Background: an optimization exercise with open tools, aiming at small area. Do not read the settings as production practice.
Only the layout flow was run in this run; the RTL was not checked for function there.
With no activity given, the tool overestimates toggling in this design, so its power and IR-drop figures are unreliable.

==> flow/config.mk <==
export PLATFORM = sky130hd
export DESIGN_NAME = systolic_array
export DESIGN_NICKNAME = systolic_array
export VERILOG_FILES = /design/flow/design.v
export SDC_FILE = /design/flow/constraint.sdc
export NUM_CORES = 4
export LEC_CHECK = 0
export CAP_MARGIN = 20
export CORE_MARGIN = 2
export CORE_UTILIZATION = 40
export SLEW_MARGIN = 20
==> flow/design.v <==
module systolic_array #(parameter DATAWIDTH = 16,  
parameter N_SIZE = 5    
) (
    input wire clk,
    input wire rst_n,
    input wire valid_in,
    input wire [N_SIZE*DATAWIDTH-1:0] matrix_b_in,  
    input wire [N_SIZE*DATAWIDTH-1:0] matrix_a_in,  
    output reg valid_out,
    output reg [N_SIZE*2*DATAWIDTH-1:0] matrix_c_out  
);
wire [DATAWIDTH-1:0] a_wire [N_SIZE][N_SIZE+1];
wire [DATAWIDTH-1:0] b_wire [N_SIZE+1][N_SIZE];
wire [2*DATAWIDTH-1:0] r_wire [N_SIZE][N_SIZE];
wire [DATAWIDTH-1:0] reg_wire_a [N_SIZE][N_SIZE];
wire [DATAWIDTH-1:0] reg_wire_b [N_SIZE][N_SIZE];
wire [$clog2(N_SIZE)-1:0] sel;
wire [DATAWIDTH*2*N_SIZE-1:0] r_col_wire [N_SIZE];
genvar i, j;
generate
    for (i = 0; i < N_SIZE; i++) begin : row
        for (j = 0; j < N_SIZE; j++) begin : col
            localparam int THIS_MAX_COUNT = N_SIZE+i+j;
            pe #(
                .DATAWIDTH(DATAWIDTH),
                .MAX_COUNT(THIS_MAX_COUNT)
            ) pe_inst (
                .v_in(b_wire[i][j]),
                .h_in(a_wire[i][j]),
                .v_out(b_wire[i+1][j]),
                .h_out(a_wire[i][j+1]),
                .r(r_wire[i][j]),
                .clk(clk),
                .rst_n(rst_n)
            );
        end
    end
endgenerate
genvar r_idx, c_idx;
generate
    for (r_idx = 0; r_idx < N_SIZE; r_idx++) begin : row_block
        for (c_idx = 0; c_idx < N_SIZE; c_idx++) begin : col_block 
            if (c_idx > N_SIZE - r_idx - 1) begin
                parallel_reg #(.DATAWIDTH(DATAWIDTH)) parallel_reg_instb (
                    .p_in(reg_wire_b[r_idx-1][c_idx]),    
                    .clk(clk),
                    .rst_n(rst_n),
                    .p_out(reg_wire_b[r_idx][c_idx])     
                );
            end
        end
    end
endgenerate
genvar idx_b;
generate
    for (idx_b = 0; idx_b < N_SIZE; idx_b++) begin : connect_vin_from_regb
        assign b_wire[0][idx_b] = reg_wire_b[N_SIZE-1][idx_b]; 
    end
endgenerate
genvar b;
generate
    for (b = 0; b < N_SIZE; b++) begin : connect_matrix_b_input
        assign reg_wire_b[b][N_SIZE - b - 1] = matrix_b_in[b*DATAWIDTH +: DATAWIDTH];
    end
endgenerate
genvar x_idx, y_idx;
generate
    for (x_idx = 0; x_idx < N_SIZE; x_idx++) begin : x_loop
        for (y_idx = 0; y_idx < N_SIZE; y_idx++) begin : y_loop  
             if (y_idx > N_SIZE - x_idx - 1) begin
                parallel_reg #(.DATAWIDTH(DATAWIDTH)) parallel_reg_insta (
                    .p_in(reg_wire_a[x_idx][y_idx-1]),  
                    .clk(clk),
                    .rst_n(rst_n),
                    .p_out(reg_wire_a[x_idx][y_idx])
                );
            end
        end
    end
endgenerate
genvar idx_a;
generate
    for (idx_a = 0; idx_a < N_SIZE; idx_a++) begin : connect_vin_from_rega
        assign a_wire[idx_a][0] = reg_wire_a[idx_a][N_SIZE-1]; 
    end
endgenerate
genvar a;
generate
    for (a = 0; a < N_SIZE; a++) begin : connect_matrix_a_input
        assign reg_wire_a[N_SIZE - a - 1][a] = matrix_a_in[a*DATAWIDTH +: DATAWIDTH];
    end
endgenerate
control_unit #(.N_SIZE(N_SIZE)) control_unit_inst (
    .clk(clk),
    .rst_n(rst_n),
    .valid_in(valid_in),
    .valid_out(valid_out),
    .sel(sel));
genvar col_index, row_index;
generate
    for (col_index = 0; col_index < N_SIZE; col_index = col_index + 1) begin : concat_cols
        wire [N_SIZE*2*DATAWIDTH-1:0] col_concat;
        for (row_index = 0; row_index < N_SIZE; row_index = row_index + 1) begin : row_concat
            assign col_concat[(N_SIZE - row_index)*2*DATAWIDTH - 1 -: 2*DATAWIDTH] = r_wire[row_index][col_index];
        end
        assign r_col_wire[col_index] = col_concat;
    end
endgenerate
genvar k;
generate
    for (k = 0; k < N_SIZE; k++) begin : output_mux
        mux_n_to_1 #(.N_SIZE(N_SIZE), .DATAWIDTH(DATAWIDTH)) mux_inst (
            .in(r_col_wire[k]),
            .sel(sel),
            .out(matrix_c_out[(N_SIZE - k)*2*DATAWIDTH - 1 -: 2*DATAWIDTH])
        );
    end
endgenerate
endmodule
module pe #(
    parameter DATAWIDTH = 16,
    parameter MAX_COUNT = 5  
) (
    input  logic clk,
    input  logic rst_n,
    input  logic [DATAWIDTH-1:0] v_in,
    input  logic [DATAWIDTH-1:0] h_in,
    output logic [DATAWIDTH-1:0] v_out,
    output logic [DATAWIDTH-1:0] h_out,
    output logic [2*DATAWIDTH-1:0] r
);
    logic [2*DATAWIDTH-1:0] acc;
    logic [$clog2(MAX_COUNT+1)-1:0] count;
    always_ff @(posedge clk or negedge rst_n) begin
        if (!rst_n) begin
            acc    <= '0;
            r      <= '0;
            v_out  <= '0;
            h_out  <= '0;
            count  <= '0;
        end else begin
            if (count < MAX_COUNT) begin
                acc <= acc + v_in * h_in;
                count <= count + 1;
            end
            r <= acc;
            v_out <= v_in;
            h_out <= h_in;
        end
    end
endmodule
module parallel_reg #( 
    parameter DATAWIDTH = 16  
)
(
    input wire [DATAWIDTH-1:0] p_in,
    input wire clk,
    input wire rst_n, 
    output reg [DATAWIDTH-1:0] p_out
);
reg [DATAWIDTH-1:0] p_reg;
   always@(posedge clk or negedge rst_n) begin
    if(!rst_n)begin
    p_reg<=0;
    p_out<=0;
    end
    else begin
    p_reg <= p_in;  
   p_out <= p_in;  
   end 
   end 
endmodule
module control_unit #(  
    parameter N_SIZE = 5  
    )(
    input wire clk,
    input wire rst_n,
    input logic valid_in,
    output logic valid_out,
    output logic [$clog2(N_SIZE)-1:0]sel
);
localparam NUM_STATES = 3*(N_SIZE)-1;
localparam  STATE_WIDTH = $clog2(NUM_STATES);
localparam SEL_WIDTH = $clog2(NUM_STATES/2);
logic [STATE_WIDTH:0] current_state, next_state;
    always_ff @(posedge clk or negedge rst_n) begin
        if (!rst_n)
            current_state <= 0;
        else
            current_state <= next_state;
    end
    always_comb begin
    next_state = current_state;
    valid_out  = 0;
    sel = {SEL_WIDTH{1'bx}};   
        if (current_state == NUM_STATES )
            next_state = 0;
        else
            next_state = current_state + 1;
    if (current_state <= (NUM_STATES / 2)+1) begin
        valid_out = 0;
        sel = {SEL_WIDTH{1'bx}};   
    end else begin
        valid_out = 1;
        sel = (NUM_STATES ) - current_state;
    end
end
endmodule
module mux_n_to_1 #( 
    parameter N_SIZE = 5,                      
    parameter DATAWIDTH = 16              
)(
    input  logic [N_SIZE*2*DATAWIDTH-1:0] in,    
    input  logic [$clog2(N_SIZE)-1:0] sel,     
    output logic [2*DATAWIDTH-1:0] out      
);
    always_comb begin
        out = 0;
        for (int i = 0; i < N_SIZE; i++) begin
            if ((sel) == i)
                out = in[i*2*DATAWIDTH +: 2*DATAWIDTH];
        end
    end
endmodule
==> flow/constraint.sdc <==
create_clock -name core_clock -period 10.0 [get_ports {clk}]
set_input_delay 2.0000 -clock core_clock [delete_from_list [all_inputs] [get_ports {clk}]]
set_output_delay 2.0000 -clock core_clock [all_outputs]
set_load 0.01 [all_outputs]
==> flow/run.sh <==
#!/bin/bash
# synth_recipe.tcl (not shown) runs the flow's synth.tcl, then flattens the netlist and writes it again
# the make line also repeats each setting of config.mk as NAME=value (left out here)
make -C /OpenROAD-flow-scripts/flow DESIGN_CONFIG=/design/flow/config.mk WORK_HOME=/design/flow/orfs CLKGATE_MAP_FILE= SYNTH_SCRIPT=/design/flow/synth_recipe.tcl finish
Figure 1. IR drop map.
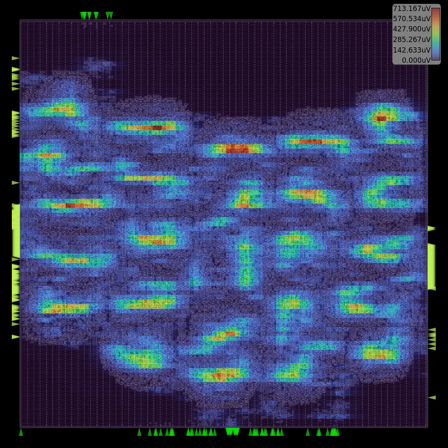

==> results.yml <==
global_route:
  grt_antenna_before_repair: 47
  busiest_layer: "met2"
  met1_usage: 0.2768
  grt-ovfl-total: 0
layout:
  fill_cells: 75690
  inv_count: 8420
  clock_area_frac: 0.03331
  dominant_cells: "multi-input gates"
  multi_input_area_share: 0.6231
  stdcell_count: 43460
  seqCellArea_um2: 66540
  clockBufferCount: 418
  multi_input_gates: 20700
  nonClockBufferCount: 608
  multi_input_area_um2: 212000
clock_tree:
  clockBufferDepth: 4
  clock_latency_ns: 1.04
  cts_tree: "built"
  cts_hold_repair.buffers: 0
  h-tree-depth: 5
  cts_sinks: 2659
yosys:
  synth_cells: 32910
  yosys-mux-area-fraction: 0.001696
  avgSynthCellArea_um2: 9.548
  synth_xor_area_frac: 0.01945
  synth_compound_area_frac: 0.06117
  synth_area_leaders: "fa_1 36%, dfrtp_1 21%, inv_1 10%, ha_1 10%, and2_1 6.0%"
  synthFlopType: "dfrtp_1"
  synthArstFlopShare: 1.000
  synthesis.area_um2: 314300
  synth_top_family_by_area: "adder cells"
  yosys.area_share.simple: 0.1335
detailed_routing:
  drt-met1-wl_um: 344300
  ant_nets: 0
  num_vias: 216600
  dr_wl_met2_um: 403400
  wirelength_um: 833400
  remaining_drc_errors: 0
timing:
  setup-violations-final: 0
  maxSlewViolCount: 0
  rsz0062_at_grt: "false"
  period_minus_slack_ns: 8.234
  hold_violations: 0
  tns_ns: 0
  max_freq_ghz: 0.1215
  hold_slack_ns: 0.3237
floorplan:
  tap_cells: 10460
  rows: 325
  fp.dieH_um: 890.4
  die_area_um2: 792800
placement:
  dp_hpwl_um: 659000
  numPortBuffers: 322
  place_congestion: 0.9047
setup_path:
  worst_setup_path_end_kind: "flop"
  crit_buf_inv: 5
  cp_top_family: "adder cells"
run_status:
  status: "complete, no violations"
flow_run:
  cap_violations: 0
Figure 2. Zoomed window.
Region (213, 213) to (233, 233) um. Cells in gray, sequential cells in the stronger gray; small squares are vias.
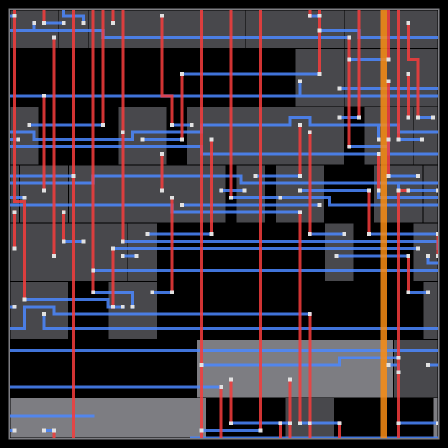
- red: metal 2
- orange: metal 4
- blue: metal 1
- most frequent: and2_1 (10), fa_1 (6), inv_1 (5)
- netlist names of flops here include: row.col.pe_inst.r (1), row.col.pe_inst.v_out (1)
- sequential cells in the window: 2
- cells with their middle in the window: 27

==> worst paths after layout <==
| check | startpoint | end | slack [ns] | cells after the start |
|---|---|---|---|---|
| max in group asynchronous | rst_n | row[4].col[2].pe_inst.r[8]$_DFF_PN0_ | 6.93 | 3 |
| worst min-delay path | flop | flop | 0.32 | 0 |
| min in group asynchronous | rst_n | async pin | 0.88 | 1 |
| worst max-delay path | matrix_a_in[68] | row[0].col[0].pe_inst.acc[31]$_DFFE_PN0N_ | 1.77 | 23 |
| worst min register to register | flop | flop | 0.32 | 0 |
| worst max register to register | row[2].col[1].pe_inst.h_out[1]$_DFF_PN0_ | row[2].col[2].pe_inst.acc[28]$_DFFE_PN0N_ | 2.24 | 20 |
==> metrics by stage <==
stage	setup slack, ns	instance area, um2
2_1_floorplan	2.314	314300
3_3_place_gp	0.7856	328800
3_5_place_dp	0.8545	328800
4_1_cts	1.861	340200
5_1_grt	1.392	340200
6_report	1.766	340200

[re-timing with driven ports]
No port has a modelled driver above. Below, the same layout with a new extraction and two added sets of constraints.
Step 1 sets driving cells, clkbuf_16 on the clock port and buf_2 on the other inputs (assumed; they add their load-dependent delay and slew).
Step 2 moves the port delays by t, midway between the first and last clock arrival at a register: inputs arrive t later, outputs are due t later. That takes back most of the time a late clock gives input paths.
a / b / c = no drivers / after step 1 / after step 2; a / b = the first two.
shift t [ns]: 1.129
slack for setup (ns): 1.766 / 1.706 / 0.756
hold WS [ns]: 0.324 / 0.324 / 0.324
cell pins on the clock port's net: 1
After both steps setup and hold are still met in this run. For this run, drivers alone change the setup slack by -0.060 ns; drivers and shift together by -1.010 ns.
